Source: an optimization exercise on an open RTL-to-GDS flow (aim: small area and a short achievable clock period). Production flows keep margins and buffers that such runs may drop.
In this exercise RTL edits were held to simulation tests only and were not proved equivalent to the original.

Figure 1. Supply network.
Pins as bars on the die edge.
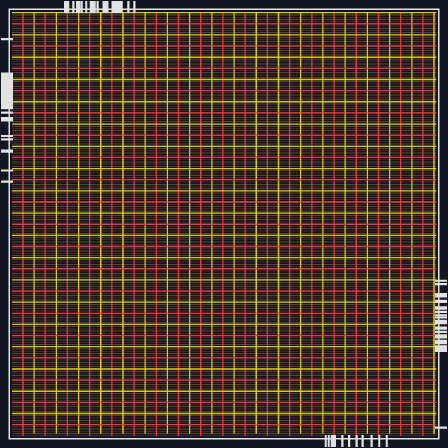
Figure 2. Cell classes on the final placement.
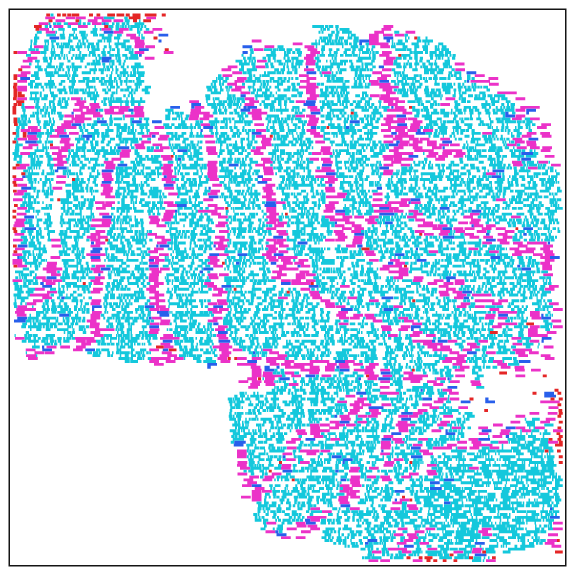
File: config.mk
export PLATFORM = sky130hd
export DESIGN_NAME = Sqrt_fixp
export DESIGN_NICKNAME = Sqrt_fixp
export VERILOG_FILES = /design/flow/design.v
export SDC_FILE = /design/flow/constraint.sdc
export NUM_CORES = 4
export LEC_CHECK = 0
export CAP_MARGIN = 20
export CORE_MARGIN = 2
export CORE_UTILIZATION = 40
export SLEW_MARGIN = 20
File: constraint.sdc
create_clock -name core_clock -period 8.0 [get_ports {clk}]
set_input_delay 1.6000 -clock core_clock [delete_from_list [all_inputs] [get_ports {clk}]]
set_output_delay 1.6000 -clock core_clock [all_outputs]
set_load 0.01 [all_outputs]
File: design.v
`timescale 1ns / 1ps
module Sqrt_fixp
    #(
      parameter  m = 37 ,   
      parameter  n = 27)
    (
            input   clk,
            input   rst_n,
            input   [m-1:0] x,
            input   [m-1:0] y,
            output reg [m-1:0] c
    );
    reg signed  [m-1:0]      x0, y0;
    reg signed  [m-1:0]      x1, y1;
    reg signed  [m-1:0]      x2, y2;
    reg signed  [m-1:0]      x3, y3;
    reg signed  [m-1:0]      x4, y4;
    reg signed  [m-1:0]      x5, y5;
    reg signed  [m-1:0]      x6, y6;
    reg signed  [m-1:0]      x7, y7;
    reg signed  [m-1:0]      x8, y8;
    reg signed  [m-1:0]      x9, y9;
    reg signed  [m-1:0]      x10, y10;
    reg signed  [m-1:0]      x11, y11;
    reg signed  [m-1:0]      x12, y12;
    reg signed  [m-1:0]      x13, y13;
    reg signed  [m-1:0]      x14, y14;
    reg signed  [m-1:0]      x15;
    always @ (posedge clk or negedge rst_n)
    begin
        if( !rst_n )  begin
            x0 <= 1'b0;                         
            y0 <= 1'b0;
        end
        else  begin  
            x0 <= x[m-1]? ~(x-1):x;     
            y0 <= y;                 
        end
    end
    always @ (posedge clk or negedge rst_n)
    begin
        if( !rst_n )  begin
            x1 <= 1'b0;                         
            y1 <= 1'b0;     
            x2 <= 1'b0;                         
            y2 <= 1'b0;     
            x3 <= 1'b0;                         
            y3 <= 1'b0;     
            x4 <= 1'b0;                         
            y4 <= 1'b0;     
            x5 <= 1'b0;                         
            y5 <= 1'b0;     
            x6 <= 1'b0;                         
            y6 <= 1'b0;     
            x7 <= 1'b0;                         
            y7 <= 1'b0;     
            x8 <= 1'b0;                         
            y8 <= 1'b0;     
            x9 <= 1'b0;                         
            y9 <= 1'b0;     
            x10 <= 1'b0;                         
            y10 <= 1'b0;    
            x11 <= 1'b0;                         
            y11 <= 1'b0;    
            x12 <= 1'b0;                         
            y12 <= 1'b0;    
            x13 <= 1'b0;                         
            y13 <= 1'b0;    
            x14 <= 1'b0;                         
            y14 <= 1'b0;    
            x15 <= 1'b0;      
        end
        else begin
        x1 <= y0[m-1]? x0 - y0:x0 + y0;  
        y1 <= y0[m-1]? y0 + x0:y0 - x0;  
        x2 <= y1[m-1]? x1 - (y1>>>1):x1 + (y1>>>1); 
        y2 <= y1[m-1]? y1 + (x1>>>1):y1 - (x1>>>1); 
       		x3 <= y2[m-1]? x2 - (y2>>>2):x2 + (y2>>>2); 
        y3 <= y2[m-1]? y2 + (x2>>>2):y2 - (x2>>>2); 
        x4 <= y3[m-1]? x3 - (y3>>>3):x3 + (y3>>>3); 
        y4 <= y3[m-1]? y3 + (x3>>>3):y3 - (x3>>>3); 
        x5 <= y4[m-1]? x4 - (y4>>>4):x4 + (y4>>>4); 
        y5 <= y4[m-1]? y4 + (x4>>>4):y4 - (x4>>>4);
        x6 <= y5[m-1]? x5 - (y5>>>5):x5 + (y5>>>5); 
        y6 <= y5[m-1]? y5 + (x5>>>5):y5 - (x5>>>5);
        x7 <= y6[m-1]? x6 - (y6>>>6):x6 + (y6>>>6); 
        y7 <= y6[m-1]? y6 + (x6>>>6):y6 - (x6>>>6); 
        x8 <= y7[m-1]? x7 - (y7>>>7):x7 + (y7>>>7); 
        y8 <= y7[m-1]? y7 + (x7>>>7):y7 - (x7>>>7); 
        x9 <= y8[m-1]? x8 - (y8>>>8):x8 + (y8>>>8); 
        y9 <= y8[m-1]? y8 + (x8>>>8):y8 - (x8>>>8); 
        x10 <= y9[m-1]? x9 - (y9>>>9):x9 + (y9>>>9); 
        y10 <= y9[m-1]? y9 + (x9>>>9):y9 - (x9>>>9);
        x11 <= y10[m-1]? x10 - (y10>>>10):x10 + (y10>>>10); 
        y11 <= y10[m-1]? y10 + (x10>>>10):y10 - (x10>>>10); 
        x12 <= y11[m-1]? x11 - (y11>>>11):x11 + (y11>>>11); 
        y12 <= y11[m-1]? y11 + (x11>>>11):y11 - (x11>>>11); 
        x13 <= y12[m-1]? x12 - (y12>>>12):x12 + (y12>>>12); 
        y13 <= y12[m-1]? y12 + (x12>>>12):y12 - (x12>>>12); 
        x14 <= y13[m-1]? x13 - (y13>>>13):x13 + (y13>>>13); 
        y14 <= y13[m-1]? y13 + (x13>>>13):y13 - (x13>>>13);   
        x15 <= y14[m-1]? x14 - (y14>>>14):x14 + (y14>>>14); 
        end
    end
    always @(posedge clk or negedge rst_n) begin
        if (!rst_n)
            c<= 0;
        else
        begin
            c <= (x15>>>1) + (x15>>>4) + (x15>>>5) + (x15>>>7) + (x15>>>8) + (x15>>>10) 
             +(x15>>>11) + (x15>>>12) + (x15>>>14) + (x15>>>17) + (x15>>>18) + (x15>>>19) 
             + (x15>>>21) + (x15>>>22) + (x15>>>24) + (x15>>>25) + (x15>>>27);
        end
    end
endmodule
File: run.sh
#!/bin/bash
# synth_recipe.tcl (not shown) runs the flow's synth.tcl, then flattens the netlist and writes it again
# the make line also repeats each setting of config.mk as NAME=value (left out here)
make -C /OpenROAD-flow-scripts/flow DESIGN_CONFIG=/design/flow/config.mk WORK_HOME=/design/flow/orfs CLKGATE_MAP_FILE= SYNTH_SCRIPT=/design/flow/synth_recipe.tcl finish
==> reports/summary.txt <==
critical path type: reg2reg
setup bufs post-CTS: 0
Seq cells post-synth: 1168
Die Span X: 523 um
dpl cell area: 0.113 sq mm
R2R depth: 23
commonest cells after routing, fill and taps aside: a21oi_1 (1331), ha_1 (1215), xnor2_1 (1170)
die extent in y: 523 um
Hold Path Depth: 1
root buf cell: clkbuf_16
Worst EP arrival: 8.05 ns
R2R Setup Slk: 0.66 ns
Tcrit/Tclk final: 91.7%
syn_area_per_cell: 8.77 sq um
via count: 87857
most common cell after layout, fill and taps aside: a21oi_1
htree depth: 4
most frequent CP cell: fa_1
Finished Layout Cells: 16049
via/cell ratio: 5.47
Reg-to-Reg Start: x15[23]
share of the synthesized area in the top cell type: 27.1%
post-synthesis cell area: 0.108 sq mm
number of flops mapped to enable cells by yosys: 0
largest net degree at the start of global routing: 140
DRT Wirelength: 306000 um
met2 usage: 35.9%
register area share after synthesis: 27.1%
Final HPWL DP: 251000 um
TritonCTS Sinks: 1168
first-pass GRT wire length: 481000 um
setup TNS: 0 ns
final worst path period need: 7.34 ns
Clock Tree Buf Depth: 4
NumNets Final: 13965
routed len/inst: 19.1 um
Max-slew headroom: 25.4%
Setup Skew: 0.0569 ns
layout cells sized above 1: 3.50%
Mapped Cells: 12278
met1 global-route usage: 30.8%
first-pass detailed-route iteration total: 6
area delta synth->final: 9.67%
post-synthesis async set-or-reset flop share: 100%
Final Hold Fails: 0
Placed Cells: 15775
DRC viols: 0
FMAX: 136 MHz
GR Layer Usage met3: 2.13%
# IOs: 113
status: timing/DRC/antenna clean
core box area: 0.268 sq mm
Hold WC Path Type: reg2reg
FF-to-FF End: c[36]
setup violators final: 0
total of max-cap violations: 0
Placer Congestion: 0.918
synthesized net count: 13870
Die ar.: 0.273 sq mm
grt peak-use layer: met2
endpoint class of the critical path: flip-flop
hold_sp: y10[0]
crit-path cells: inv_1 -> fa_1 -> inv_1 -> fa_1 -> fa_1 -> inv_1 -> fa_1 -> fa_1 -> fa_1 -> inv_1 -> ha_1 -> fa_1 -> a211o_1 -> a21oi_1 -> o21bai_1 -> a21o_1 -> a31o_2 -> o21ai_1 -> o2bb2ai_1 -> o211ai_1 -> nor2_1 -> o31ai_1 -> xnor2_1
CTS clk-pin slew, worst paths: 0.06 ns
clock buffer count from CTS: 148
Ys Warns: 1
Main synth FF type: dfrtp_1
slowest cell on the critical path: fa_1
initial antenna violation count: 8
max incr delay on CP: 0.62 ns
CP Launch Type: flip-flop
# resized after CTS: 0
Starting Density: 40.2%
Buffers on Ports: 112
Unique masters post-synth: 98
unrepaired setup endpoints after global routing: no
post-route cell area: 0.118 sq mm
GRT overflow: 0
Slew Limit Fails: 0
worst-skew pair later-pin latency: 0.84 ns
Tot GR Track Use: 21.9%
Max FO, Critical Path: 6
dominant cell type by area after synthesis: dfrtp_1
site row count: 190
worst endpoint required time: 8.71 ns
Slew @ Worst Pin: 1.09 ns
Synth area leaders: dfrtp_1 (27%), ha_1 (14%), xnor2_1 (9.5%)
Final ANT Viol Nets: 0
number of global-route vias before repair: 83863
Initial DRC Count: 6366
Worst Hold End: y11[0]
Hold Buf Count CTS: 0
CTS tree: done
-- Figure 1 (at the start) --
[yellow] VDD
[red] VSS
met1 rails: 191
met5 straps: 38

-- Figure 2 (at the start) --
[magenta] sequential cells | cells: 1168 | share of their area: 26%
[red] remaining buffers and delay cells | cells: 153 | share of their area: 1.3%
[blue] clock drivers and dummy loads | cells: 269 | share of their area: 4.6%
[cyan] combinational and other logic | cells: 10902 | share of their area: 68%

==> metal layers <==
layer  up-vias  wire length, um
met4         2             7970
met1     41990           143000
met3       396            13800
met5         -               13
li1      43429                -
met2      2040           141000
==> area by class of cell <==
type                    instances  area, sq um
well taps                    3552         4440
clock buffers                 178         4040
repair buffers                153         1510
inverters                     878         3300
fillers                     26438       150000
flip-flops and latches       1168        29200
diodes                          5         12.5
clock inverters                91         1160
multi-input cells           10024        74400
==> critical path: cells and delay by family (launching register included) <==
| family | cells | cell delay [ns] |
|---|---|---|
| compound gates | 9 | 2.00 |
| xor+xnor | 1 | 0.14 |
| flops | 1 | 0.51 |
| fa+ha+maj | 8 | 3.83 |
| simple gates | 1 | 0.29 |
| buf+inv | 4 | 0.47 |
==> worst max path at each step <==
stage | slack (ns) | start | cells after the start | end
2_1_floorplan | 1.56 | x15[25] | 23 | c[36]
3_3_place_gp | 0.75 | x15[23] | 23 | c[36]
3_5_place_dp | 0.63 | x15[23] | 23 | c[36]
4_1_cts | 0.60 | x15[23] | 23 | c[36]
5_1_grt | 0.31 | x15[23] | 23 | c[32]
6_report | 0.66 | x15[23] | 23 | c[36]
==> Yosys cell counts (all sizes together), types with 58 or more instances <==
cell,count
a211oi,97
a21o,562
a21oi,1331
a31oi,154
and2,77
and3,114
clkbuf,180
dfrtp,1168
fa,301
ha,1215
inv,874
nand2,606
nand2b,160
nand3,161
nand4,106
nor2,1141
nor2b,167
nor3,339
nor4,145
o21a,162
o21ai,547
o21bai,181
o31ai,58
xnor2,1170
xor2,579
==> per-stage QoR <==
step / setup WS (ns) / hold slack, ns / util (%)
after global routing: 0.314 / 0.523 / 44.1
after detailed placement: 0.625 / 0.500 / 42.1
final: 0.663 / 0.510 / 44.1
after global placement: 0.746 / 0.495 / 42.1
after CTS: 0.600 / 0.510 / 44.1
after floorplan: 1.56 / 0.443 / -
==> logic make-up after synthesis <==
| family | share of synthesized area [%] |
|---|---|
| xor+xnor | 14.2 |
| buf+inv | 3.79 |
| compound gates | 20.3 |
| fa+ha+maj | 19.7 |
| simple gates | 14.3 |
| mux | 0.561 |
| flops | 27.1 |

[re-timing with driven ports]
No port has a modelled driver above. Below, the same layout with a new extraction and two added sets of constraints.
Step 1 (the two cells are an assumption about what drives the block):
set clk [get_ports {clk}]
set_driving_cell -lib_cell sky130_fd_sc_hd__clkbuf_16 $clk
set_driving_cell -lib_cell sky130_fd_sc_hd__buf_2 [delete_from_list [all_inputs] $clk]
Step 2, shift: input delay + t, output delay - t, t = (earliest + latest rising clock arrival at the registers) / 2. This alone moves slack from input paths to output paths.
Slacks: ideal ports / drivers / drivers and shift; pairs: ideal ports / drivers.
shift t [ns]: 0.915
slack for setup (ns): 0.663 / 0.663 / 0.663
clock arrival spread, ns: 0.073 / 0.073
slew at the worst register clock pin (ns): 0.07 / 0.07
worst slew at a driven data input, ns: 0.08
After both steps setup and hold are still met in this run. For this run, drivers alone change the setup slack by 0.000 ns; drivers and shift together by 0.000 ns.
